From an optimization exercise on the open Yosys and OpenROAD flow, aimed at small area; shortcuts taken in it are not production practice. In this exercise RTL edits were held to simulation tests only and were not proved equivalent to the original. The series may have gaps, and a smaller design here may also do less where the tests do not look. No activity file was given, so power comes from the tool's default toggle rates.

--- flow/design.v: outline only ---
// module controller: 42 lines
// module rf_row: 10 lines
// module rf_dec: 12 lines
// module rf_wdec: 13 lines
// module rf_toggle: 6 lines
// module rf_pol: 9 lines
// module reg_file: 40 lines
// module alu_flags: 11 lines
// module pc_sel: 8 lines
// module wb_sel: 15 lines
// module sh_sel: 9 lines
// module ld_sel: 13 lines
// module pc_reg: 9 lines
// module g_inv: 3 lines
// module g_nand2: 3 lines
// module g_nor2: 3 lines
// module g_and2: 3 lines
// module g_nand3: 3 lines
// module g_nor3: 3 lines
// module g_nand4: 3 lines
// module g_xor2: 3 lines
// module g_xnor2: 3 lines
// module g_a21oi: 3 lines
// module g_a21o: 3 lines
// module g_a22oi: 3 lines
// module g_a221oi: 3 lines
// module g_a222oi: 3 lines
// module g_o211ai: 3 lines
// module g_ha: 3 lines
// module g_fa: 3 lines
// module alu_shift: 175 lines
// module alu_add: 71 lines
// module pc_add: 38 lines
// module pc_inc: 39 lines
// module dp_slices: 333 lines
// module rf_rdbit: 27 lines
// module rf_rdbit2: 26 lines
// module risc_cpu: 54 lines
module risc_cpu (
    input         clk, reset,
    output [31:0] PC,
    input  [31:0] Instr,
    output        MemWrite,
    output [31:0] Mem_WrAddr, Mem_WrData,
    input  [31:0] ReadData
);
  // ...
==> flow/flow/run.sh <==
#!/bin/bash
# Own flow: the standard layout (standard.sh) with
#  - the synthesised cells taken down to drive strength 1 after the
#    floorplan (the later repair steps size up what timing, slew and
#    capacitance need),
#  - drive-strength-1 port buffers,
#  - a clock tree of clkbuf_8 with larger sink clusters and no dummy loads.
# Each step's full output goes to a log file of its own here.
set -euo pipefail
HERE=$(pwd)
KNOBS=(
  "POST_FLOORPLAN_TCL=$HERE/flow/downsize_hook.tcl"
  "BUFFER_PORTS_ARGS=-buffer_cell sky130_fd_sc_hd__buf_1"
  "CTS_ARGS=-sink_clustering_enable -repair_clock_nets -dont_use_dummy_load -buf_list sky130_fd_sc_hd__clkbuf_8 -sink_clustering_size 14 -sink_clustering_max_diameter 80"
)
bash standard.sh synth > synth.log 2>&1
bash standard.sh "${KNOBS[@]}" floorplan > floorplan.log 2>&1
bash standard.sh "${KNOBS[@]}" place > place.log 2>&1
bash standard.sh "${KNOBS[@]}" cts > cts.log 2>&1
bash standard.sh "${KNOBS[@]}" finish > finish.log 2>&1
==> flow/flow/downsize_hook.tcl <==
# POST_FLOORPLAN hook: swap every cell for the drive-strength-1 cell of its
# kind; the later repair steps size up what timing, slew and capacitance need.
set db [ord::get_db]
set n 0
foreach inst [[ord::get_db_block] getInsts] {
  set name [[$inst getMaster] getName]
  if {[regexp {^(sky130_fd_sc_hd__[a-z0-9]+)_([0-9]+)$} $name -> base drv] && $drv > 1} {
    set m [$db findMaster ${base}_1]
    if {$m != "NULL"} {
      $inst swapMaster $m
      incr n
    }
  }
}
puts "downsized $n cells"
==> flow/standard.sh <==
#!/bin/bash
# synth_recipe.tcl (not shown) runs the flow's synth.tcl, then flattens the netlist and writes it again
# the make line also repeats each setting of config.mk as NAME=value (left out here)
make -C /OpenROAD-flow-scripts/flow DESIGN_CONFIG=/design/flow/config.mk WORK_HOME=/design/flow/orfs CLKGATE_MAP_FILE= SYNTH_SCRIPT=/design/flow/synth_recipe.tcl "${@:-finish}"
==> flow/config.mk <==
export PLATFORM = sky130hd
export DESIGN_NAME = risc_cpu
export DESIGN_NICKNAME = risc_cpu
export VERILOG_FILES = /design/flow/design.v
export SDC_FILE = /design/flow/constraint.sdc
export NUM_CORES = 4
export LEC_CHECK = 0
export CAP_MARGIN = 20
export CELL_PAD_IN_SITES_DETAIL_PLACEMENT = 1
export CELL_PAD_IN_SITES_GLOBAL_PLACEMENT = 1
export CORE_MARGIN = 2
export CORE_UTILIZATION = 35
export GPL_TIMING_DRIVEN = 0
export SLEW_MARGIN = 20
export SYNTH_HIERARCHICAL = 1
==> flow/constraint.sdc <==
create_clock -name core_clock -period 20.0 [get_ports {clk}]
set_input_delay 4.0000 -clock core_clock [delete_from_list [all_inputs] [get_ports {clk}]]
set_output_delay 4.0000 -clock core_clock [all_outputs]
set_load 0.01 [all_outputs]
Run 1, congestion heat map:
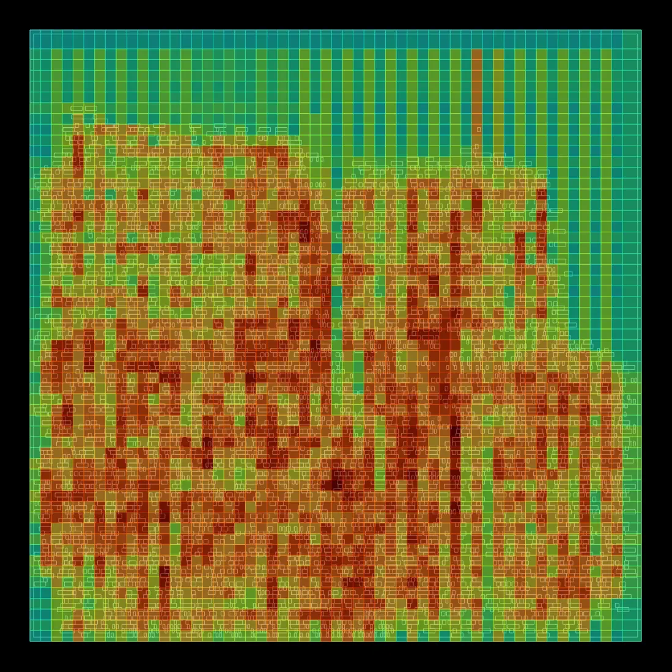
Final Util: 0.347
grt met1 use: 0.378

Run 1, nets reached from selected ports:
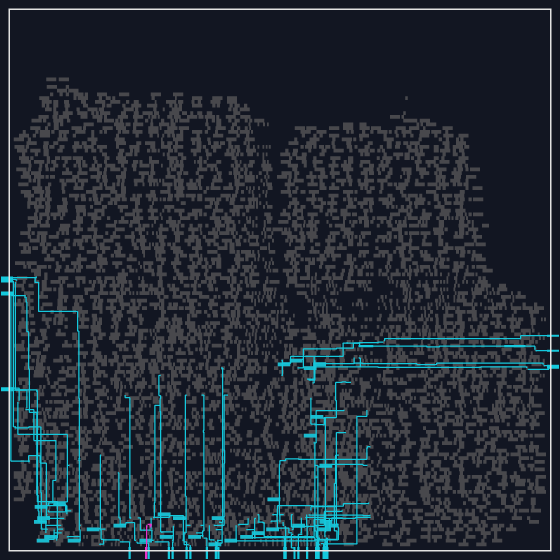
| colour | port | bits | direction | edge | end cells | buffers | wire |
|---|---|---|---|---|---|---|---|
| magenta | reset | 1 | input | bottom | 1 | 1 | 21.9 um |
| cyan | PC | 32 | output | 21 bottom, 7 left, 4 right | 32 | 32 | 4890 um |
PortBufs: 160
number of I/O pins: 163

Run 1, clock network drawn from the DEF:
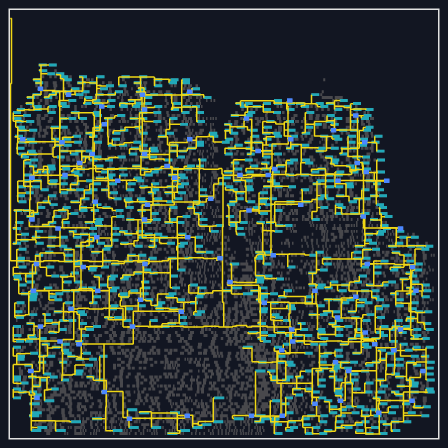
[yellow] clock wires | length: 13700 um
[blue] clock drivers | count: 87
[cyan] flip-flops | count: 1025
flops lie: spread over the die
Clk network pwr share: 0.137
Clock Skew: 167 ps
clk latency of the worst-skew pair: 870 ps
P_clk: 1.11 mW

==> flow_metrics.py, run 1 <==
metrics = {
    "outcome": {
        "status": "complete, no violations",
    },
    "floorplanning": {
        "design.die.area_mm2": 0.153,
        "taps": 2016,
        "core_mm2": 0.149,
        "start_util": 0.352,
        "die_y_um": 392,
        "rows": 142,
        "dieWidth_um": 392,
    },
    "worst_setup_path": {
        "cp.depth": 44,
        "cp_top_family": "compound AO/OA/AOI/OAI gates",
        "path_class": "primary input to output port",
        "slowest_delay_ps": 840,
        "crit_top_cell": "a21o_1",
        "crit_required_ps": 16000,
        "crit_path_start_kind": "primary input",
        "reg2reg_depth": 33,
        "crit_buf_inv": 3,
        "crit_path_max_fanout": 17,
        "rrSetupSlack_ps": 6530,
        "critPathSlowestCell": "nand2_1",
        "endpoint_kind": "output port",
        "worst_ep_arrival_time_ps": 15500,
    },
    "timing": {
        "finalHoldViolations": 0,
        "rsz0062_at_grt": "false",
        "worstMarginPinSlew_ps": 1140,
        "finalSetupTns_ps": 0,
        "fin_ws_ps": 496,
        "setup_violations": 0,
        "fmax_ghz": 0.0513,
        "min_period_ps": 19500,
        "maxSlewHeadroom": 0.238,
        "hold_ws_ps": 474,
        "finalCritPeriodShare": 0.975,
        "slew_viol_final": 0,
    },
    "cts": {
        "hold_buffers": 0,
        "tritoncts": "done",
        "root_buffer": "clkbuf_8",
        "ctsLongestPathBuffers": 3,
        "cts_made_buffers": 87,
        "htreeDepth": 3,
        "cts_resized": 0,
        "post_cts_buffers": 0,
        "clock-sinks": 1025,
        "clk_pin_slew_ps": 100,
    },
    "layout": {
        "multi_input_area_share": 0.468,
        "antenna_cells": 8,
        "fill_cells": 16900,
        "layout_common_cells": "o22ai_1 (993), dfxtp_1 (992), a222oi_1 (803), buf_1 (426), nand4_1 (135)",
        "num-multi-input-gates": 3086,
        "clkbuf_count": 87,
        "mostFrequentLayoutCell": "o22ai_1",
        "seq_share": 0.399,
        "largest_register_ffs": 992,
        "layout-drive-gt1-share": 0.0803,
        "seq_cells": 1025,
        "inverters": 48,
        "clkCellAreaFrac": 0.0231,
        "buffers": 549,
        "syn_to_final_growth_pct": -1.47,
        "biggestCellCategory": "multi-input combinational cells",
        "fin_nets": 4954,
        "layoutNonFillerInstCount": 6819,
        "regArea_mm2": 0.0207,
        "finish.instance_area_mm2": 0.0518,
        "bufAreaShareNonClock": 0.0573,
        "multi_input_area_mm2": 0.0242,
    },
    "flow_run": {
        "cap_viol_max_count": 0,
    },
    "route": {
        "wl_um": 228000,
        "ant_nets": 0,
        "drc": 0,
        "vias": 47400,
        "wl_met2_um": 100000,
        "vias_per_cell": 6.95,
        "top_layer_used": "met5",
        "drt-initial-drc-count": 9027,
        "drt-pass1-iter-count": 12,
        "met3_length_um": 17700,
        "wl_per_cell_um": 33.4,
        "wl_met1_um": 95000,
    },
    "power_and_ir_drop": {
        "switching_share": 0.437,
        "switching_power_mw": 3.53,
        "ir_drop_mv": 0.0750,
        "finalPower_mw": 8.07,
        "maxPowerGroup": "registers",
        "p_seq_mw": 3.83,
        "p_int_mw": 4.54,
        "combPwrFrac": 0.388,
        "power_density_mw_per_mm2": 156,
        "pwr-share-seq": 0.475,
        "cellLeakagePower_nw": 17.7,
        "powerComb_mw": 3.13,
    },
    "min_path": {
        "holdPathStages": 1,
        "min_path_type": "flop to flop",
    },
    "place": {
        "gp_congestion": 0.951,
        "placed_cells": 6721,
        "dp_slack_ps": 749,
        "dpl.hpwl_um": 171000,
        "placed_area_mm2": 0.0505,
    },
    "logic_synthesis": {
        "yosysWarnings": 10,
        "avgSynthCellArea_um2": 11.8,
        "synthCells": 4446,
        "syn_area_mm2": 0.0526,
    },
    "global_routing": {
        "gr-max-usage-layer": "met2",
        "grt-ovfl-total": 0,
        "grt_use_total": 0.284,
        "grt.met2_usage": 0.435,
        "grt_pass1_vias": 45600,
        "antenna_found_initial": 15,
        "met3_usage": 0.0433,
        "grt_max_degree": 32,
        "grt_pass1_wl_um": 325000,
    },
}
--- run 2 (diff from run 1) ---
--- a/flow/design.v
+++ b/flow/design.v
@@ -42,13 +42,11 @@
 endmodule
 module rf_row (
     input             clk,
-    input             s_lo, ns_lo, s_hi, ns_hi,
+    input             s, ns,
     input      [31:0] wdx,
     output reg [31:0] q
 );
-wire [31:0] s  = {{16{s_hi}},  {16{s_lo}}};
-wire [31:0] ns = {{16{ns_hi}}, {16{ns_lo}}};
-always @(posedge clk) q <= ~((q | s) & (wdx | ns));
+always @(posedge clk) q <= ~((q | {32{s}}) & (wdx | {32{ns}}));
 endmodule
 module rf_dec (
     input  [4:0]  a,
@@ -104,11 +102,10 @@
     output [31:0] rd1, rd2,
     output        t
 );
-wire [30:0] wsa, wnsa, wsb, wnsb, s1a, s1b, s2a, s2b;
+wire [30:0] ws, wns, s1a, s1b, s2a, s2b;
 wire        pol1, pol2;
 rf_toggle tg  (clk, t);
-rf_wdec   dwa (wa, we, wsa, wnsa);
-rf_wdec   dwb (wa, we, wsb, wnsb);
+rf_wdec   dw  (wa, we, ws, wns);
 rf_dec    d1a (ra1, en1, s1a);
 rf_dec    d1b (ra1, en1, s1b);
 rf_dec    d2a (ra2, 1'b1, s2a);
@@ -118,7 +115,7 @@
 genvar g, b;
 generate
     for (g = 0; g < 31; g = g + 1) begin : row
-        rf_row r (clk, wsa[g], wnsa[g], wsb[g], wnsb[g], (g < 16) ? wdx_lo : wdx_hi, q[g]);
+        rf_row r (clk, ws[g], wns[g], (g < 16) ? wdx_lo : wdx_hi, q[g]);
     end
     for (b = 0; b < 32; b = b + 1) begin : col_b
         wire [30:0] col;
--- a/flow/config.mk
+++ b/flow/config.mk
@@ -8,8 +8,9 @@
 export CAP_MARGIN = 20
 export CELL_PAD_IN_SITES_DETAIL_PLACEMENT = 1
 export CELL_PAD_IN_SITES_GLOBAL_PLACEMENT = 1
-export CORE_MARGIN = 2
-export CORE_UTILIZATION = 35
+export CORE_AREA = 2.5 2.5 342.5 342.5
+export DIE_AREA = 0 0 345 345
 export GPL_TIMING_DRIVEN = 0
+export SETUP_SLACK_MARGIN = 0.1
 export SLEW_MARGIN = 20
 export SYNTH_HIERARCHICAL = 1
==> flow_metrics.py, run 2 <==
metrics = {
    "outcome": {
        "status": "complete, no violations",
    },
    "worst_setup_path": {
        "cp_top_family": "compound AO/OA/AOI/OAI gates",
        "worst_ep_arrival_time_ps": 15630,
        "path_class": "primary input to output port",
        "cp.depth": 43,
        "crit_buf_inv": 3,
        "critPathSlowestCell": "buf_1",
        "crit_path_start_kind": "primary input",
        "crit_top_cell": "a21o_1",
        "reg2reg_depth": 33,
        "endpoint_kind": "output port",
        "crit_required_ps": 16000,
        "crit_path_max_fanout": 16,
        "slowest_delay_ps": 870,
    },
    "route": {
        "vias_per_cell": 7.49,
        "wl_met2_um": 93600,
        "ant_nets": 0,
        "wl_per_cell_um": 35.8,
        "wl_met1_um": 92700,
        "drc": 0,
        "met3_length_um": 23500,
        "drt-pass1-iter-count": 15,
        "drt-initial-drc-count": 8736,
        "top_layer_used": "met5",
    },
    "global_routing": {
        "antenna_found_initial": 7,
        "grt_max_degree": 32,
        "grt-ovfl-total": 0,
        "gr-max-usage-layer": "met2",
        "grt_pass1_wl_um": 312000,
        "grt.met2_usage": 0.525,
        "gr-usage-met1": 0.473,
        "grt_pass1_vias": 44100,
        "met3_usage": 0.0939,
        "grt_use_total": 0.347,
    },
    "timing": {
        "maxSlewHeadroom": 0.172,
        "hold_ws_ps": 454,
        "setup_violations": 0,
        "finalHoldViolations": 0,
        "fin_ws_ps": 367,
        "finalSetupTns_ps": 0,
        "fmax_ghz": 0.0509,
        "min_period_ps": 19630,
        "slew_viol_final": 0,
        "worstMarginPinSlew_ps": 1240,
        "finalClockSkew_ps": 123,
    },
    "logic_synthesis": {
        "syn_area_mm2": 0.0466,
        "synthCells": 4288,
        "yosysWarnings": 10,
    },
    "layout": {
        "inverters": 48,
        "biggestCellCategory": "multi-input combinational cells",
        "fill_cells": 12800,
        "bufAreaShareNonClock": 0.0452,
        "mostFrequentLayoutCell": "o22ai_1",
        "finish.instance_area_mm2": 0.0498,
        "syn_to_final_growth_pct": 6.97,
        "antenna_cells": 1,
        "clkbuf_count": 87,
        "multi_input_area_share": 0.474,
        "fin_nets": 4765,
        "buffers": 446,
        "layout-drive-gt1-share": 0.0758,
        "largest_register_ffs": 992,
        "regArea_mm2": 0.0207,
        "layout_common_cells": "o22ai_1 (993), dfxtp_1 (992), a222oi_1 (803), buf_1 (363), nand4_1 (134)",
        "num-multi-input-gates": 3000,
        "seq_cells": 1025,
        "multi_input_area_mm2": 0.0236,
    },
    "floorplanning": {
        "start_util": 0.407,
        "taps": 1512,
        "io_pins": 163,
        "die_y_um": 345,
        "dieWidth_um": 345,
        "design.die.area_mm2": 0.119,
    },
    "cts": {
        "clk_pin_slew_ps": 90,
        "hold_buffers": 0,
        "post_cts_buffers": 0,
        "cts_resized": 0,
        "htreeDepth": 3,
        "ctsLongestPathBuffers": 3,
        "clock-sinks": 1025,
        "insertion_delay_ps": 800,
        "cts_made_buffers": 87,
        "root_buffer": "clkbuf_8",
    },
    "power_and_ir_drop": {
        "clkPwrFrac": 0.138,
        "power_density_mw_per_mm2": 160,
        "p_seq_mw": 3.84,
        "cellLeakagePower_nw": 17.3,
        "pwr-share-seq": 0.481,
        "combPwrFrac": 0.381,
        "p_int_mw": 4.49,
        "switching_share": 0.438,
        "ir_drop_mv": 0.0818,
        "switching_power_mw": 3.49,
        "powerComb_mw": 3.04,
        "pg_clk_mw": 1.10,
        "maxPowerGroup": "registers",
        "finalPower_mw": 7.98,
    },
    "min_path": {
        "min_path_type": "flop to flop",
    },
    "place": {
        "placed_area_mm2": 0.0485,
        "gp_congestion": 0.967,
        "dp_slack_ps": 715,
        "placed_cells": 6030,
        "dpl.hpwl_um": 167000,
        "io_buffers": 160,
    },
    "flow_run": {
        "cap_viol_max_count": 0,
    },
}
Run 2, cell classes on the final placement:
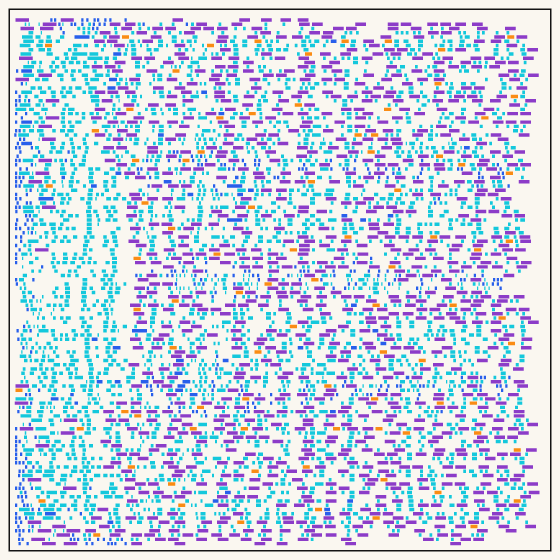
| colour | class | cells | share of their area |
|---|---|---|---|
| cyan | combinational and other logic | 3048 | 50% |
| blue | remaining buffers and delay cells | 446 | 4.7% |
| orange | clock drivers | 87 | 2.5% |
| purple | sequential cells | 1025 | 43% |
FP Rows: 124
core area: 0.115 mm2
sequential share of cell area: 0.415

Run 2, a small window of the routed layout:
Scale bar: 10 um. Window x 71 to 101, y 244 to 274 um. Cells in grey, sequential cells in the stronger grey; small squares are vias.
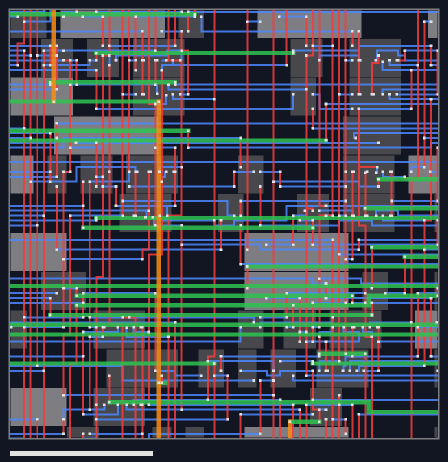
| colour | layer |
|---|---|
| red | metal 2 |
| blue | metal 1 |
| green | metal 3 |
| orange | metal 4 |
sequential cells in the window: 8
most frequent: a222oi_1 (12), dfxtp_1 (8), o22ai_1 (7)
cells with their middle in the window: 42

Run 2, nets reached from selected ports:
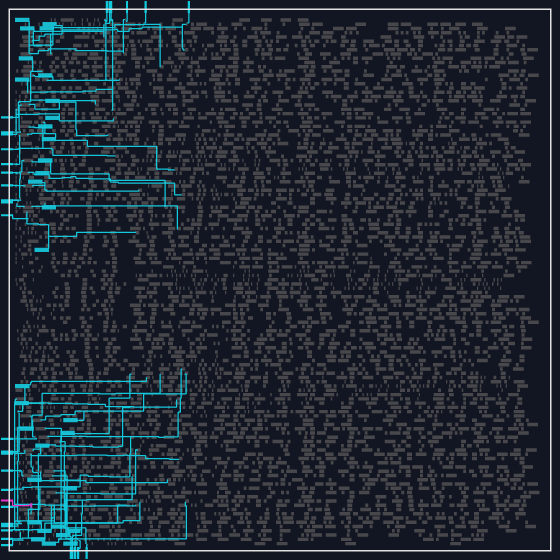
| colour | port | bits | direction | edge | end cells | buffers | wire |
|---|---|---|---|---|---|---|---|
| magenta | reset | 1 | input | left | 1 | 1 | 16.0 um |
| cyan | PC | 32 | output | 21 left, 6 top, 5 bottom | 32 | 32 | 4280 um |

Run 2, clock network drawn from the DEF:
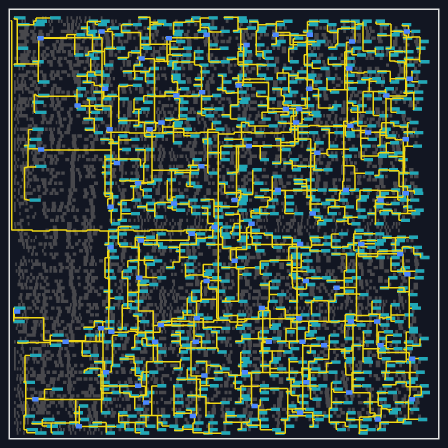

--- run 3 (diff from run 2) ---
--- a/flow/flow/run.sh
+++ b/flow/flow/run.sh
@@ -11,7 +11,7 @@
 KNOBS=(
   "POST_FLOORPLAN_TCL=$HERE/flow/downsize_hook.tcl"
   "BUFFER_PORTS_ARGS=-buffer_cell sky130_fd_sc_hd__buf_1"
-  "CTS_ARGS=-sink_clustering_enable -repair_clock_nets -dont_use_dummy_load -buf_list sky130_fd_sc_hd__clkbuf_8 -sink_clustering_size 14 -sink_clustering_max_diameter 80"
+  "CTS_ARGS=-sink_clustering_enable -repair_clock_nets -dont_use_dummy_load -buf_list sky130_fd_sc_hd__clkbuf_8 -sink_clustering_size 12 -sink_clustering_max_diameter 80"
 )
 bash standard.sh synth > synth.log 2>&1
 bash standard.sh "${KNOBS[@]}" floorplan > floorplan.log 2>&1
--- a/flow/config.mk
+++ b/flow/config.mk
@@ -8,8 +8,8 @@
 export CAP_MARGIN = 20
 export CELL_PAD_IN_SITES_DETAIL_PLACEMENT = 1
 export CELL_PAD_IN_SITES_GLOBAL_PLACEMENT = 1
-export CORE_AREA = 2.5 2.5 342.5 342.5
-export DIE_AREA = 0 0 345 345
+export CORE_AREA = 2.5 2.5 367.5 367.5
+export DIE_AREA = 0 0 370 370
 export GPL_TIMING_DRIVEN = 0
 export SETUP_SLACK_MARGIN = 0.1
 export SLEW_MARGIN = 20
Run 3, clock network drawn from the DEF:
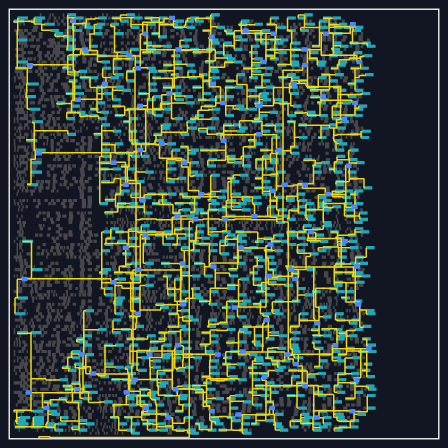
[blue] clock drivers | count: 96
[cyan] flip-flops | count: 1025
[yellow] clock wires | length: 13800 um
routed clock nets: 97
clk latency of the worst-skew pair: 860 ps
Clock Skew: 107 ps
P_clk: 1.16 mW
Clk network pwr share: 0.144

Run 3, a small window of the routed layout:
Scale bar: 10 um. Window x 78 to 108, y 262 to 292 um. Cells in grey, sequential cells in the stronger grey; small squares are vias.
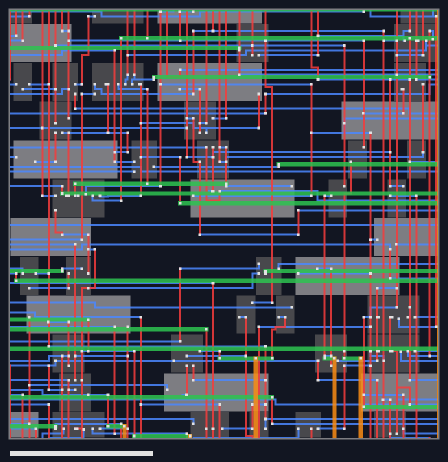
| colour | layer |
|---|---|
| green | metal 3 |
| orange | metal 4 |
| blue | metal 1 |
| red | metal 2 |
cells with their middle in the window: 42
sequential cells in the window: 11
most frequent: dfxtp_1 (11), o22ai_1 (10)

==> flow_metrics.py, run 3 <==
metrics = {
    "floorplanning": {
        "die_y_um": 370,
        "taps": 1768,
        "design.die.area_mm2": 0.137,
        "dieWidth_um": 370,
        "start_util": 0.351,
        "core_mm2": 0.133,
        "io_pins": 163,
    },
    "power_and_ir_drop": {
        "ir_drop_mv": 0.0930,
        "p_seq_mw": 3.86,
        "combPwrFrac": 0.376,
        "pwr-share-seq": 0.479,
        "maxPowerGroup": "registers",
        "switching_power_mw": 3.53,
        "powerComb_mw": 3.03,
        "finalPower_mw": 8.04,
        "switching_share": 0.438,
        "cellLeakagePower_nw": 17.3,
        "p_int_mw": 4.52,
        "power_density_mw_per_mm2": 160,
    },
    "cts": {
        "clock-sinks": 1025,
        "root_buffer": "clkbuf_8",
        "htreeDepth": 3,
        "cts_made_buffers": 96,
        "cts_resized": 0,
        "post_cts_buffers": 0,
        "ctsLongestPathBuffers": 3,
        "hold_buffers": 0,
        "clk_pin_slew_ps": 80,
        "tritoncts": "done",
    },
    "global_routing": {
        "grt.met2_usage": 0.482,
        "grt_pass1_vias": 44800,
        "met3_usage": 0.0625,
        "grt_pass1_wl_um": 315000,
        "grt_use_total": 0.307,
        "gr-max-usage-layer": "met2",
        "grt_max_degree": 32,
        "grt-ovfl-total": 0,
        "gr-usage-met1": 0.403,
        "antenna_found_initial": 7,
    },
    "layout": {
        "largest_register_ffs": 992,
        "mostFrequentLayoutCell": "o22ai_1",
        "biggestCellCategory": "multi-input combinational cells",
        "layout-drive-gt1-share": 0.0748,
        "seq_cells": 1025,
        "multi_input_area_share": 0.470,
        "inverters": 48,
        "multi_input_area_mm2": 0.0236,
        "clkbuf_count": 96,
        "fill_cells": 15000,
        "layout_common_cells": "o22ai_1 (993), dfxtp_1 (992), a222oi_1 (803), buf_1 (362), nand4_1 (134)",
        "fin_nets": 4772,
        "antenna_cells": 2,
        "buffers": 444,
        "layoutNonFillerInstCount": 6383,
        "clkCellAreaFrac": 0.0263,
        "regArea_mm2": 0.0207,
        "num-multi-input-gates": 3000,
        "syn_to_final_growth_pct": 7.67,
        "finish.instance_area_mm2": 0.0502,
        "bufAreaShareNonClock": 0.0432,
    },
    "timing": {
        "fmax_ghz": 0.0519,
        "maxSlewHeadroom": 0.196,
        "fin_ws_ps": 733,
        "slew_viol_final": 0,
        "rsz0062_at_grt": "false",
        "finalCritPeriodShare": 0.963,
        "min_period_ps": 19270,
        "worstMarginPinSlew_ps": 1190,
        "setup_violations": 0,
        "finalHoldViolations": 0,
        "hold_ws_ps": 476,
        "finalSetupTns_ps": 0,
    },
    "worst_setup_path": {
        "crit_path_max_fanout": 17,
        "rrSetupSlack_ps": 6530,
        "critPathSlowestCell": "nor2_2",
        "crit_required_ps": 16000,
        "reg2reg_depth": 33,
        "crit_top_cell": "a21o_1",
        "cp.depth": 44,
        "worst_ep_arrival_time_ps": 15270,
        "path_class": "primary input to output port",
        "crit_path_start_kind": "primary input",
        "endpoint_kind": "output port",
        "cp_top_family": "compound AO/OA/AOI/OAI gates",
        "crit_buf_inv": 3,
        "slowest_delay_ps": 710,
    },
    "logic_synthesis": {
        "synthCells": 4288,
        "avgSynthCellArea_um2": 10.9,
        "syn_area_mm2": 0.0466,
        "yosysWarnings": 10,
    },
    "place": {
        "dp_slack_ps": 656,
        "placed_cells": 6283,
        "gp_congestion": 0.950,
        "io_buffers": 160,
        "placed_area_mm2": 0.0487,
        "dpl.hpwl_um": 169000,
    },
    "min_path": {
        "holdPathStages": 1,
        "min_path_type": "flop to flop",
    },
    "route": {
        "wl_um": 219000,
        "vias": 45800,
        "drc": 0,
        "met3_length_um": 20500,
        "ant_nets": 0,
        "wl_met1_um": 90700,
        "drt-pass1-iter-count": 13,
        "top_layer_used": "met4",
        "drt-initial-drc-count": 7972,
        "vias_per_cell": 7.18,
        "wl_met2_um": 97000,
        "wl_per_cell_um": 34.4,
    },
    "outcome": {
        "status": "complete, no violations",
    },
    "flow_run": {
        "cap_viol_max_count": 0,
    },
}
Run 3, cell classes on the final placement:
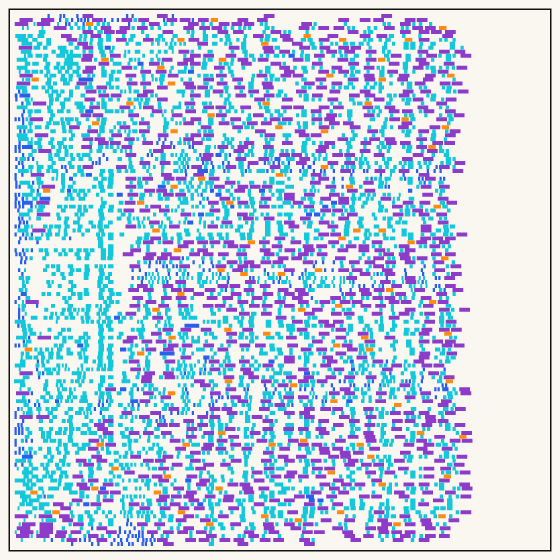
| colour | class | cells | share of their area |
|---|---|---|---|
| orange | clock drivers | 96 | 2.8% |
| purple | sequential cells | 1025 | 43% |
| blue | remaining buffers and delay cells | 444 | 4.5% |
| cyan | combinational and other logic | 3048 | 50% |
FP Rows: 134
sequential share of cell area: 0.412
Final Util: 0.378

--- run 4 (diff from run 3) ---
--- a/flow/flow/run.sh
+++ b/flow/flow/run.sh
@@ -4,6 +4,7 @@
 #    floorplan (the later repair steps size up what timing, slew and
 #    capacitance need),
 #  - drive-strength-1 port buffers,
+#  - only small buffers for placement's slew and capacitance repair,
 #  - a clock tree of clkbuf_8 with larger sink clusters and no dummy loads.
 # Each step's full output goes to a log file of its own here.
 set -euo pipefail
@@ -11,7 +12,8 @@
 KNOBS=(
   "POST_FLOORPLAN_TCL=$HERE/flow/downsize_hook.tcl"
   "BUFFER_PORTS_ARGS=-buffer_cell sky130_fd_sc_hd__buf_1"
-  "CTS_ARGS=-sink_clustering_enable -repair_clock_nets -dont_use_dummy_load -buf_list sky130_fd_sc_hd__clkbuf_8 -sink_clustering_size 12 -sink_clustering_max_diameter 80"
+  "PRE_RESIZE_TCL=$HERE/flow/resize_hook.tcl"
+  "CTS_ARGS=-sink_clustering_enable -repair_clock_nets -dont_use_dummy_load -buf_list sky130_fd_sc_hd__clkbuf_8 -sink_clustering_size 14 -sink_clustering_max_diameter 80"
 )
 bash standard.sh synth > synth.log 2>&1
 bash standard.sh "${KNOBS[@]}" floorplan > floorplan.log 2>&1
==> flow/flow/resize_hook.tcl (new file) <==
# PRE_RESIZE hook: placement's slew and capacitance repair may use only
# small buffers (a chain of small buffers takes less area than the large
# buffers it otherwise picks); the drivers themselves may still be sized up.
set_dont_use [get_lib_cells {sky130_fd_sc_hd__buf_4 sky130_fd_sc_hd__buf_6 sky130_fd_sc_hd__buf_8 sky130_fd_sc_hd__buf_12 sky130_fd_sc_hd__buf_16 sky130_fd_sc_hd__bufbuf_8 sky130_fd_sc_hd__bufbuf_16 sky130_fd_sc_hd__clkbuf_4 sky130_fd_sc_hd__clkbuf_8 sky130_fd_sc_hd__clkbuf_16 sky130_fd_sc_hd__dlygate* sky130_fd_sc_hd__dlymetal* sky130_fd_sc_hd__clkdly*}]
==> flow_metrics.py, run 4 <==
metrics = {
    "global_routing": {
        "grt_pass1_vias": 44900,
        "grt_max_degree": 32,
        "grt_pass1_wl_um": 316000,
        "met3_usage": 0.0655,
        "grt-ovfl-total": 0,
        "grt_use_total": 0.307,
        "antenna_found_initial": 4,
        "grt.met2_usage": 0.485,
        "gr-max-usage-layer": "met2",
        "gr-usage-met1": 0.404,
    },
    "worst_setup_path": {
        "cp.depth": 44,
        "critPathSlowestCell": "nor2_2",
        "crit_top_cell": "a21o_1",
        "path_class": "primary input to output port",
        "endpoint_kind": "output port",
        "rrSetupSlack_ps": 5800,
        "reg2reg_depth": 45,
        "crit_buf_inv": 3,
        "cp_top_family": "compound AO/OA/AOI/OAI gates",
        "slowest_delay_ps": 730,
        "crit_path_start_kind": "primary input",
        "crit_required_ps": 16000,
        "crit_path_max_fanout": 17,
        "worst_ep_arrival_time_ps": 15310,
    },
    "flow_run": {
        "cap_viol_max_count": 0,
    },
    "route": {
        "wl_met1_um": 90600,
        "wl_um": 219000,
        "vias": 45800,
        "ant_nets": 0,
        "wl_met2_um": 97600,
        "drc": 0,
        "top_layer_used": "met4",
        "wl_per_cell_um": 34.4,
        "met3_length_um": 20800,
        "drt-pass1-iter-count": 14,
        "vias_per_cell": 7.19,
    },
    "layout": {
        "layout_common_cells": "o22ai_1 (993), dfxtp_1 (992), a222oi_1 (803), buf_1 (362), nand4_1 (134)",
        "bufAreaShareNonClock": 0.0352,
        "largest_register_ffs": 992,
        "antenna_cells": 1,
        "multi_input_area_mm2": 0.0236,
        "layoutNonFillerInstCount": 6371,
        "fill_cells": 15000,
        "fin_util": 0.373,
        "num-multi-input-gates": 3000,
        "layout-drive-gt1-share": 0.0732,
        "clkbuf_count": 85,
        "seq_cells": 1025,
        "regArea_mm2": 0.0207,
        "buffers": 444,
        "fin_nets": 4761,
        "biggestCellCategory": "multi-input combinational cells",
        "finish.instance_area_mm2": 0.0496,
        "clkCellAreaFrac": 0.0236,
        "seq_share": 0.417,
        "multi_input_area_share": 0.476,
        "syn_to_final_growth_pct": 6.46,
    },
    "timing": {
        "maxSlewHeadroom": 0.193,
        "finalCritPeriodShare": 0.966,
        "setup_violations": 0,
        "finalHoldViolations": 0,
        "rsz0062_at_grt": "false",
        "slew_viol_final": 0,
        "worstMarginPinSlew_ps": 1210,
        "min_period_ps": 19310,
        "finalClockSkew_ps": 66.9,
        "fin_ws_ps": 688,
        "fmax_ghz": 0.0518,
        "finalSetupTns_ps": 0,
        "hold_ws_ps": 476,
    },
    "place": {
        "io_buffers": 160,
        "dp_slack_ps": 643,
        "placed_cells": 6284,
        "gp_congestion": 0.950,
        "dpl.hpwl_um": 169000,
        "placed_area_mm2": 0.0483,
    },
    "power_and_ir_drop": {
        "ir_drop_mv": 0.0972,
        "maxPowerGroup": "registers",
        "pwr-share-seq": 0.487,
        "finalPower_mw": 7.92,
        "power_density_mw_per_mm2": 160,
        "p_int_mw": 4.42,
        "powerComb_mw": 2.97,
        "switching_power_mw": 3.50,
        "p_seq_mw": 3.86,
        "switching_share": 0.442,
        "combPwrFrac": 0.375,
        "cellLeakagePower_nw": 17.1,
    },
    "floorplanning": {
        "design.die.area_mm2": 0.137,
        "rows": 134,
        "io_pins": 163,
        "start_util": 0.351,
        "die_y_um": 370,
        "taps": 1768,
        "dieWidth_um": 370,
        "core_mm2": 0.133,
    },
    "logic_synthesis": {
        "synthCells": 4288,
        "syn_area_mm2": 0.0466,
        "avgSynthCellArea_um2": 10.9,
        "yosysWarnings": 10,
    },
    "cts": {
        "cts_made_buffers": 85,
        "cts_resized": 0,
        "root_buffer": "clkbuf_8",
        "post_cts_buffers": 0,
        "insertion_delay_ps": 830,
        "hold_buffers": 0,
        "htreeDepth": 3,
        "clk_pin_slew_ps": 80,
        "ctsLongestPathBuffers": 3,
        "tritoncts": "done",
        "clock-sinks": 1025,
    },
    "min_path": {
        "min_path_type": "flop to flop",
        "holdPathStages": 1,
    },
    "outcome": {
        "status": "complete, no violations",
    },
}
Run 4, clock network drawn from the DEF:
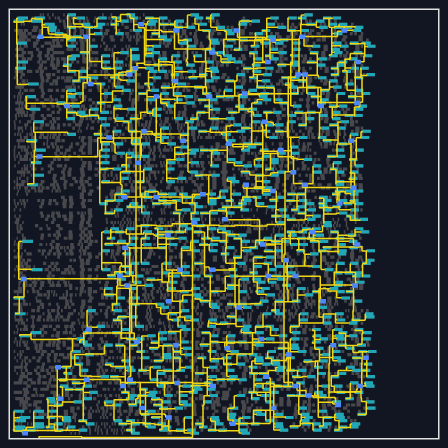
[cyan] flip-flops | count: 1025
[yellow] clock wires | length: 13500 um
[blue] clock drivers | count: 85
routed clock nets: 86
P_clk: 1.10 mW
Clk network pwr share: 0.138

Run 4, nets reached from selected ports:
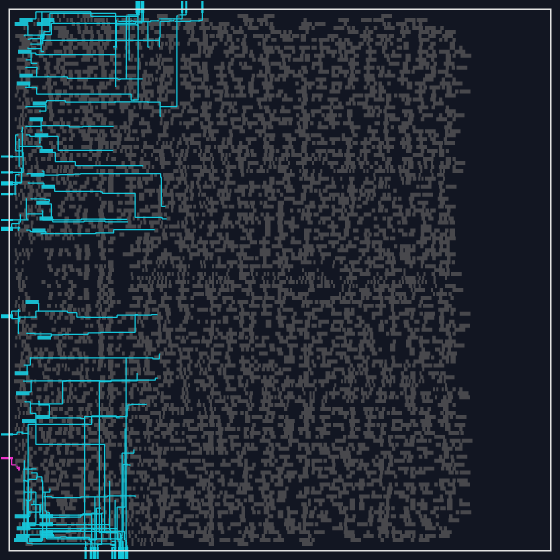
| colour | port | bits | direction | edge | end cells | buffers | wire |
|---|---|---|---|---|---|---|---|
| magenta | reset | 1 | input | left | 1 | 1 | 10.7 um |
| cyan | PC | 32 | output | 13 bottom, 11 left, 8 top | 32 | 32 | 4730 um |

Run 4, a small window of the routed layout:
Scale bar: 10 um. Window x 78 to 108, y 262 to 292 um. Cells in grey, sequential cells in the stronger grey; small squares are vias.
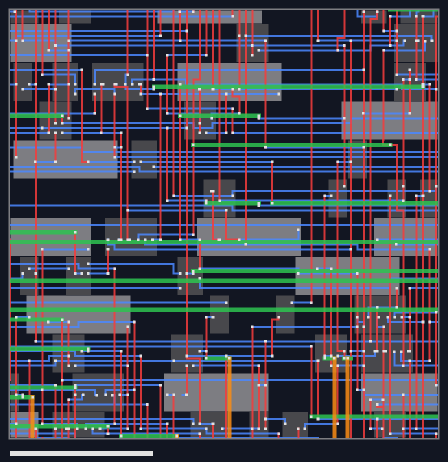
| colour | layer |
|---|---|
| blue | metal 1 |
| orange | metal 4 |
| red | metal 2 |
| green | metal 3 |
cells with their middle in the window: 42
most frequent: dfxtp_1 (11), o22ai_1 (9), a222oi_1 (7)
sequential cells in the window: 11

--- run 5 (diff from run 4) ---
--- a/flow/design.v
+++ b/flow/design.v
@@ -107,9 +107,9 @@
 rf_toggle tg  (clk, t);
 rf_wdec   dw  (wa, we, ws, wns);
 rf_dec    d1a (ra1, en1, s1a);
-rf_dec    d1b (ra1, en1, s1b);
 rf_dec    d2a (ra2, 1'b1, s2a);
-rf_dec    d2b (ra2, 1'b1, s2b);
+assign s1b = s1a;
+assign s2b = s2a;
 rf_pol    pl (t, ra1, ra2, en1, inv1, inv2, pol1, pol2);
 wire [31:0] q [0:30];
 genvar g, b;
==> flow_metrics.py, run 5 <==
metrics = {
    "power_and_ir_drop": {
        "maxPowerGroup": "registers",
        "cellLeakagePower_nw": 17.2,
        "pwr-share-seq": 0.485,
        "finalPower_mw": 7.90,
        "clkPwrFrac": 0.141,
        "power_density_mw_per_mm2": 159,
        "ir_drop_mv": 0.0886,
        "switching_share": 0.440,
        "switching_power_mw": 3.48,
        "p_int_mw": 4.42,
        "powerComb_mw": 2.95,
        "pg_clk_mw": 1.11,
        "combPwrFrac": 0.374,
        "p_seq_mw": 3.83,
    },
    "timing": {
        "maxSlewHeadroom": 0.149,
        "finalHoldViolations": 0,
        "slew_viol_final": 0,
        "min_period_ps": 19430,
        "setup_violations": 0,
        "worstMarginPinSlew_ps": 1260,
        "finalClockSkew_ps": 118,
        "finalSetupTns_ps": 0,
        "fin_ws_ps": 573,
        "finalCritPeriodShare": 0.971,
        "rsz0062_at_grt": "false",
        "fmax_ghz": 0.0515,
        "hold_ws_ps": 471,
    },
    "layout": {
        "fill_cells": 14900,
        "seq_cells": 1025,
        "layoutNonFillerInstCount": 6314,
        "multi_input_area_share": 0.471,
        "biggestCellCategory": "multi-input combinational cells",
        "clkCellAreaFrac": 0.0242,
        "regArea_mm2": 0.0207,
        "mostFrequentLayoutCell": "o22ai_1",
        "fin_nets": 4699,
        "clkbuf_count": 87,
        "inverters": 48,
        "buffers": 474,
        "num-multi-input-gates": 2906,
        "layout_common_cells": "o22ai_1 (993), dfxtp_1 (992), a222oi_1 (803), buf_1 (369), nand4_1 (132)",
        "finish.instance_area_mm2": 0.0495,
        "syn_to_final_growth_pct": 7.38,
        "layout-drive-gt1-share": 0.0716,
        "bufAreaShareNonClock": 0.0383,
        "largest_register_ffs": 992,
        "multi_input_area_mm2": 0.0233,
        "antenna_cells": 6,
        "seq_share": 0.418,
    },
    "worst_setup_path": {
        "crit_top_cell": "a21o_1",
        "critPathSlowestCell": "nor2_4",
        "crit_path_start_kind": "primary input",
        "slowest_delay_ps": 880,
        "cp_top_family": "compound AO/OA/AOI/OAI gates",
        "crit_required_ps": 16000,
        "reg2reg_depth": 33,
        "worst_ep_arrival_time_ps": 15430,
        "endpoint_kind": "output port",
        "crit_path_max_fanout": 32,
        "rrSetupSlack_ps": 6560,
        "cp.depth": 44,
        "path_class": "primary input to output port",
        "crit_buf_inv": 3,
    },
    "route": {
        "drc": 0,
        "wl_um": 217000,
        "vias_per_cell": 7.16,
        "drt-pass1-iter-count": 15,
        "wl_met1_um": 89900,
        "drt-initial-drc-count": 7927,
        "vias": 45200,
        "met3_length_um": 20200,
        "ant_nets": 0,
        "top_layer_used": "met5",
        "wl_met2_um": 96800,
    },
    "place": {
        "dp_slack_ps": 788,
        "dpl.hpwl_um": 168000,
        "placed_cells": 6221,
        "gp_congestion": 0.983,
        "placed_area_mm2": 0.0483,
        "io_buffers": 160,
    },
    "min_path": {
        "min_path_type": "flop to flop",
        "holdPathStages": 1,
    },
    "cts": {
        "tritoncts": "done",
        "cts_made_buffers": 87,
        "htreeDepth": 3,
        "ctsLongestPathBuffers": 3,
        "post_cts_buffers": 0,
        "cts_resized": 0,
        "insertion_delay_ps": 830,
        "clk_pin_slew_ps": 50,
        "root_buffer": "clkbuf_8",
        "hold_buffers": 0,
        "clock-sinks": 1025,
    },
    "logic_synthesis": {
        "yosysWarnings": 10,
        "syn_area_mm2": 0.0461,
        "avgSynthCellArea_um2": 11.0,
        "synthCells": 4196,
    },
    "floorplanning": {
        "taps": 1768,
        "rows": 134,
        "core_mm2": 0.133,
        "start_util": 0.347,
        "dieWidth_um": 370,
        "die_y_um": 370,
        "io_pins": 163,
        "design.die.area_mm2": 0.137,
    },
    "global_routing": {
        "grt_max_degree": 33,
        "grt.met2_usage": 0.478,
        "grt_pass1_wl_um": 311000,
        "met3_usage": 0.0686,
        "antenna_found_initial": 10,
        "grt-ovfl-total": 0,
        "grt_pass1_vias": 44300,
    },
    "outcome": {
        "status": "complete, no violations",
    },
    "flow_run": {
        "cap_viol_max_count": 0,
    },
}
Run 5, congestion heat map:
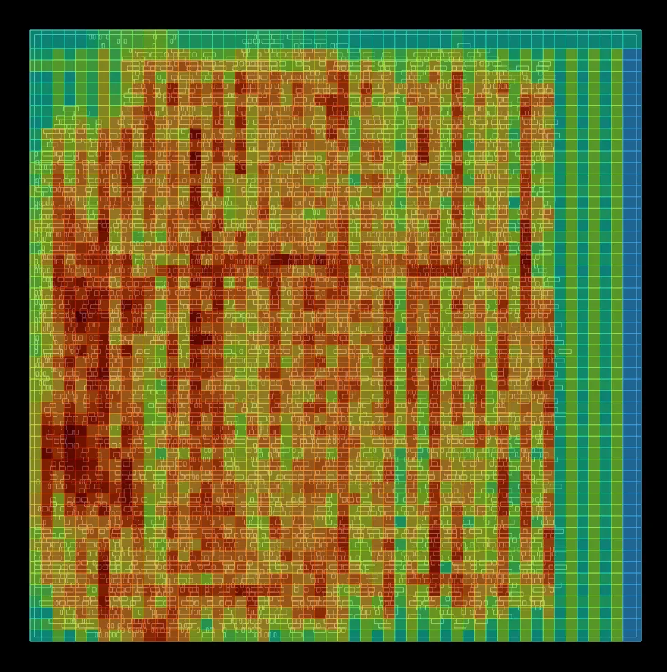
grt met1 use: 0.395
Overall Global Routing Usage: 0.302
busiest grt layer: met2
Final Util: 0.373
Avg WL per Cell: 34.3 um

Run 5, a small window of the routed layout:
Scale bar: 10 um. Window x 78 to 108, y 262 to 292 um. Cells in grey, sequential cells in the stronger grey; small squares are vias.
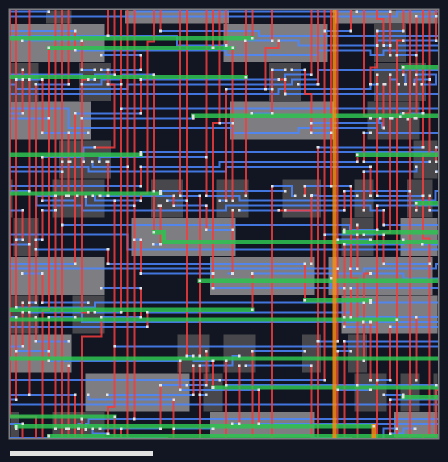
| colour | layer |
|---|---|
| green | metal 3 |
| orange | metal 4 |
| blue | metal 1 |
| red | metal 2 |
sequential cells in the window: 12
cells with their middle in the window: 38
most frequent: o22ai_1 (12), dfxtp_1 (12), a222oi_1 (5)

Run 5, nets reached from selected ports:
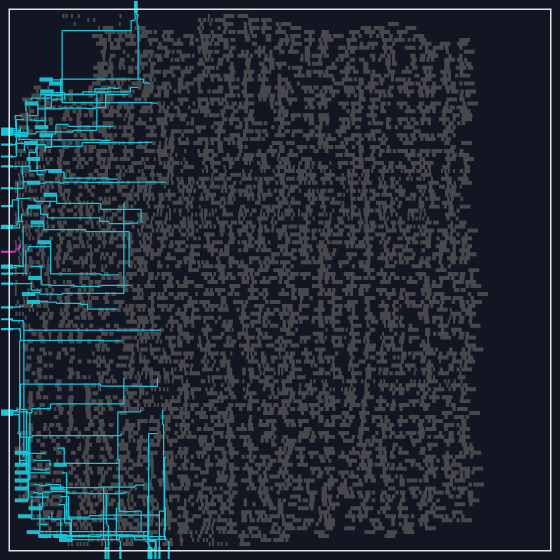

--- run 6 (diff from run 5) ---
--- a/flow/design.v
+++ b/flow/design.v
@@ -107,9 +107,9 @@
 rf_toggle tg  (clk, t);
 rf_wdec   dw  (wa, we, ws, wns);
 rf_dec    d1a (ra1, en1, s1a);
+rf_dec    d1b (ra1, en1, s1b);
 rf_dec    d2a (ra2, 1'b1, s2a);
-assign s1b = s1a;
-assign s2b = s2a;
+rf_dec    d2b (ra2, 1'b1, s2b);
 rf_pol    pl (t, ra1, ra2, en1, inv1, inv2, pol1, pol2);
 wire [31:0] q [0:30];
 genvar g, b;
--- a/flow/flow/run.sh
+++ b/flow/flow/run.sh
@@ -4,7 +4,7 @@
 #    floorplan (the later repair steps size up what timing, slew and
 #    capacitance need),
 #  - drive-strength-1 port buffers,
-#  - only small buffers for placement's slew and capacitance repair,
+#  - only small buffers for the repairs after placement and global routing,
 #  - a clock tree of clkbuf_8 with larger sink clusters and no dummy loads.
 # Each step's full output goes to a log file of its own here.
 set -euo pipefail
@@ -13,6 +13,7 @@
   "POST_FLOORPLAN_TCL=$HERE/flow/downsize_hook.tcl"
   "BUFFER_PORTS_ARGS=-buffer_cell sky130_fd_sc_hd__buf_1"
   "PRE_RESIZE_TCL=$HERE/flow/resize_hook.tcl"
+  "PRE_GLOBAL_ROUTE_TCL=$HERE/flow/resize_hook.tcl"
   "CTS_ARGS=-sink_clustering_enable -repair_clock_nets -dont_use_dummy_load -buf_list sky130_fd_sc_hd__clkbuf_8 -sink_clustering_size 14 -sink_clustering_max_diameter 80"
 )
 bash standard.sh synth > synth.log 2>&1
==> flow/flow/resize_hook.tcl (replaced) <==
# PRE_RESIZE and PRE_GLOBAL_ROUTE hook: the repairs may use only
# small buffers (a chain of small buffers takes less area than the large
# buffers it otherwise picks); the drivers themselves may still be sized up.
set_dont_use [get_lib_cells {sky130_fd_sc_hd__buf_4 sky130_fd_sc_hd__buf_6 sky130_fd_sc_hd__buf_8 sky130_fd_sc_hd__buf_12 sky130_fd_sc_hd__buf_16 sky130_fd_sc_hd__bufbuf_8 sky130_fd_sc_hd__bufbuf_16 sky130_fd_sc_hd__clkbuf_4 sky130_fd_sc_hd__clkbuf_8 sky130_fd_sc_hd__clkbuf_16 sky130_fd_sc_hd__dlygate* sky130_fd_sc_hd__dlymetal* sky130_fd_sc_hd__clkdly*}]
==> flow_metrics.py, run 6 <==
metrics = {
    "logic_synthesis": {
        "syn_area_mm2": 0.0466,
        "yosysWarnings": 10,
        "avgSynthCellArea_um2": 10.9,
        "synthCells": 4288,
    },
    "floorplanning": {
        "die_y_um": 370,
        "io_pins": 163,
        "design.die.area_mm2": 0.137,
        "taps": 1768,
        "dieWidth_um": 370,
        "start_util": 0.351,
        "rows": 134,
    },
    "timing": {
        "fmax_ghz": 0.0518,
        "worstMarginPinSlew_ps": 1230,
        "finalCritPeriodShare": 0.965,
        "hold_ws_ps": 478,
        "setup_violations": 0,
        "slew_viol_final": 0,
        "fin_ws_ps": 702,
        "maxSlewHeadroom": 0.179,
        "finalClockSkew_ps": 61.7,
        "rsz0062_at_grt": "false",
        "finalSetupTns_ps": 0,
        "finalHoldViolations": 0,
        "min_period_ps": 19300,
    },
    "worst_setup_path": {
        "path_class": "primary input to output port",
        "cp_top_family": "compound AO/OA/AOI/OAI gates",
        "worst_ep_arrival_time_ps": 15300,
        "reg2reg_depth": 45,
        "slowest_delay_ps": 730,
        "crit_required_ps": 16000,
        "endpoint_kind": "output port",
        "crit_path_max_fanout": 17,
        "crit_buf_inv": 3,
        "cp.depth": 44,
        "rrSetupSlack_ps": 5770,
        "critPathSlowestCell": "nor2_2",
        "crit_top_cell": "a21o_1",
        "crit_path_start_kind": "primary input",
    },
    "power_and_ir_drop": {
        "pg_clk_mw": 1.10,
        "maxPowerGroup": "registers",
        "switching_power_mw": 3.51,
        "finalPower_mw": 7.93,
        "powerComb_mw": 2.97,
        "p_int_mw": 4.42,
        "ir_drop_mv": 0.0975,
        "pwr-share-seq": 0.486,
        "clkPwrFrac": 0.139,
        "power_density_mw_per_mm2": 160,
        "p_seq_mw": 3.86,
        "combPwrFrac": 0.375,
        "switching_share": 0.442,
        "cellLeakagePower_nw": 17.1,
    },
    "place": {
        "gp_congestion": 0.950,
        "placed_area_mm2": 0.0483,
        "dp_slack_ps": 643,
        "placed_cells": 6284,
        "io_buffers": 160,
        "dpl.hpwl_um": 169000,
    },
    "route": {
        "vias": 45900,
        "ant_nets": 0,
        "met3_length_um": 20500,
        "top_layer_used": "met4",
        "drt-pass1-iter-count": 13,
        "drt-initial-drc-count": 8019,
        "drc": 0,
        "wl_met2_um": 97700,
        "vias_per_cell": 7.21,
        "wl_um": 220000,
        "wl_met1_um": 91000,
    },
    "cts": {
        "ctsLongestPathBuffers": 3,
        "hold_buffers": 0,
        "clk_pin_slew_ps": 90,
        "cts_resized": 0,
        "post_cts_buffers": 0,
        "insertion_delay_ps": 820,
        "clock-sinks": 1025,
        "root_buffer": "clkbuf_8",
        "tritoncts": "done",
        "htreeDepth": 3,
        "cts_made_buffers": 85,
    },
    "layout": {
        "layout-drive-gt1-share": 0.0732,
        "syn_to_final_growth_pct": 6.45,
        "regArea_mm2": 0.0207,
        "num-multi-input-gates": 3000,
        "mostFrequentLayoutCell": "o22ai_1",
        "biggestCellCategory": "multi-input combinational cells",
        "multi_input_area_share": 0.476,
        "fill_cells": 15000,
        "buffers": 444,
        "seq_cells": 1025,
        "layout_common_cells": "o22ai_1 (993), dfxtp_1 (992), a222oi_1 (803), buf_1 (362), nand4_1 (134)",
        "bufAreaShareNonClock": 0.0352,
        "multi_input_area_mm2": 0.0236,
        "layoutNonFillerInstCount": 6371,
        "largest_register_ffs": 992,
        "clkCellAreaFrac": 0.0236,
        "inverters": 48,
        "antenna_cells": 1,
        "fin_nets": 4761,
        "clkbuf_count": 85,
    },
    "global_routing": {
        "grt_max_degree": 32,
        "grt_pass1_vias": 44900,
        "grt_pass1_wl_um": 316000,
        "grt-ovfl-total": 0,
        "antenna_found_initial": 4,
        "gr-max-usage-layer": "met2",
    },
    "min_path": {
        "holdPathStages": 1,
        "min_path_type": "flop to flop",
    },
    "outcome": {
        "status": "complete, no violations",
    },
    "flow_run": {
        "cap_viol_max_count": 0,
    },
}
Run 6, cell classes on the final placement:
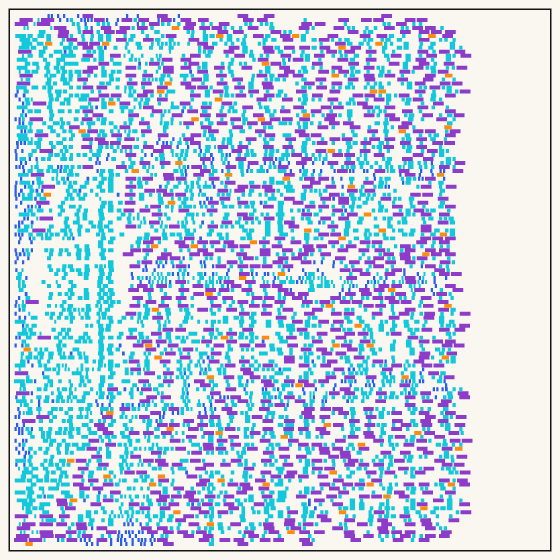
| colour | class | cells | share of their area |
|---|---|---|---|
| cyan | combinational and other logic | 3048 | 50% |
| purple | sequential cells | 1025 | 44% |
| orange | clock drivers | 85 | 2.5% |
| blue | remaining buffers and delay cells | 444 | 3.7% |
post-route cell area: 0.0496 mm2
Final Util: 0.373
sequential share of cell area: 0.417
core area: 0.133 mm2

Run 6, clock network drawn from the DEF:
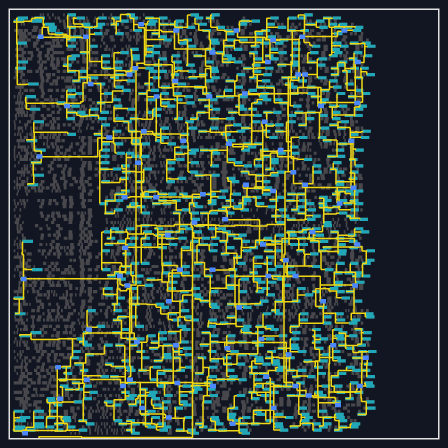
[cyan] flip-flops | count: 1025
[yellow] clock wires | length: 13600 um
[blue] clock drivers | count: 85
routed clock nets: 86

Run 6, congestion heat map:
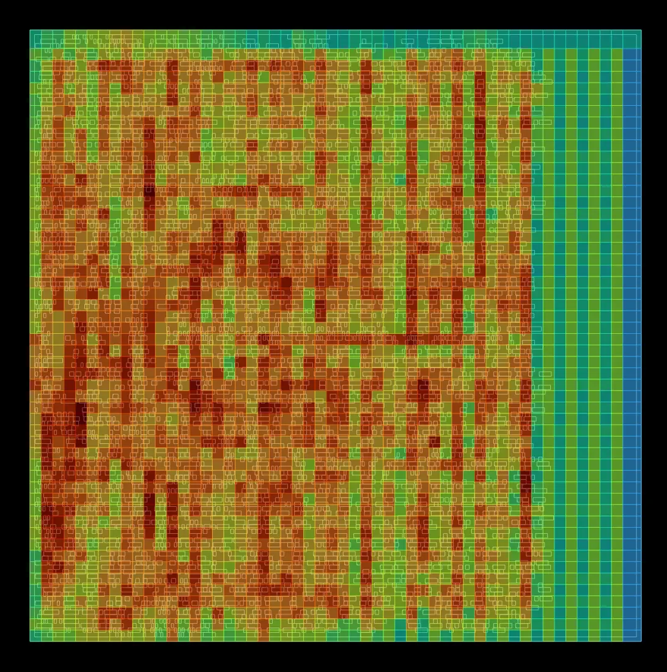
GR Util met3: 0.0655
met2 usage: 0.485
Avg WL per Cell: 34.5 um
Overall Global Routing Usage: 0.307
grt met1 use: 0.404


==> gallery <==
Cell classes on the final placement.
(a)
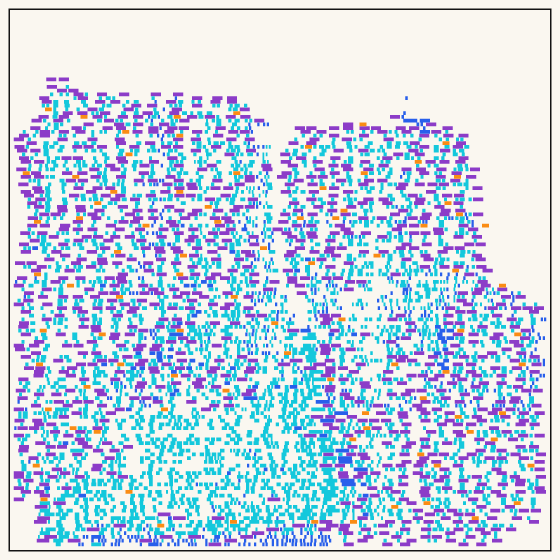
(b)
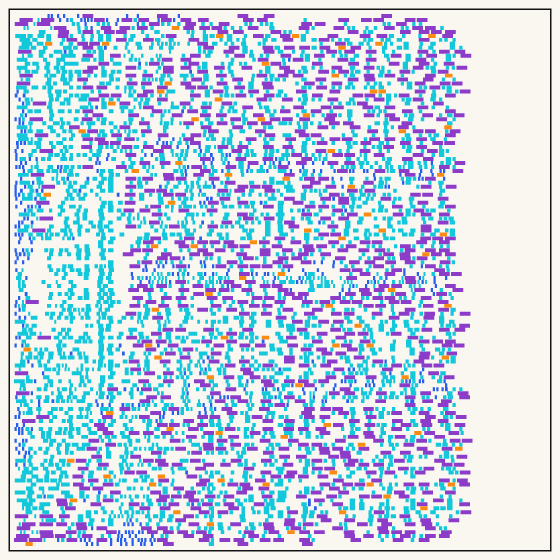
(c)
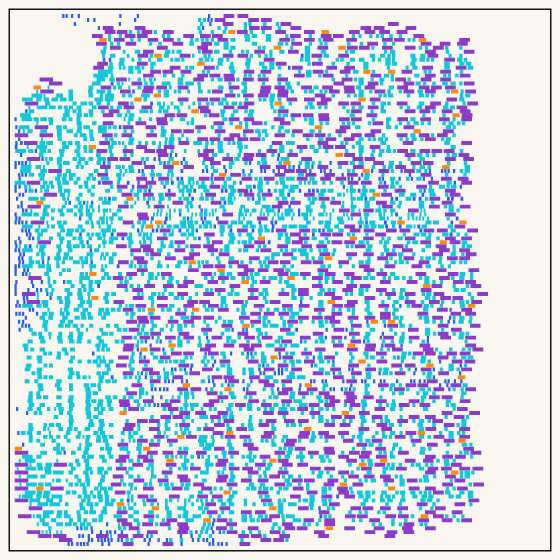
For run 1, see (a).
For run 4, see (b).
For run 5, see (c).

Key to (b):
| colour | class | cells | share of their area |
|---|---|---|---|
| purple | sequential cells | 1025 | 44% |
| blue | remaining buffers and delay cells | 444 | 3.7% |
| orange | clock drivers | 85 | 2.5% |
| cyan | combinational and other logic | 3048 | 50% |

## separate check: timing with driven ports
In the flow no input, the clock included, has a driving cell. The finished layouts below were timed again as built, in two steps.
Step 1 assumes that a clkbuf_16 drives the clock port and a buf_2 every other input.
Step 2, shift: input delay + t, output delay - t, t = (earliest + latest rising clock arrival at the registers) / 2. This alone moves slack from input paths to output paths.
Three values: ideal, step 1, step 2; two values: the first two.
run | shift t [ns] | setup slack, ns | worst setup path after step 2
run 1 | 0.862 | 0.496 / 0.470 / 0.470 | input to output
run 2 | 0.815 | 0.367 / 0.337 / 0.337 | input to output
run 3 | 0.868 | 0.733 / 0.703 / 0.703 | input to output
run 4 | 0.863 | 0.688 / 0.658 / 0.658 | input to output
run 5 | 0.850 | 0.573 / 0.549 / 0.549 | input to output
run 6 | 0.865 | 0.702 / 0.672 / 0.672 | input to output
After both steps setup and hold are still met in every run listed.
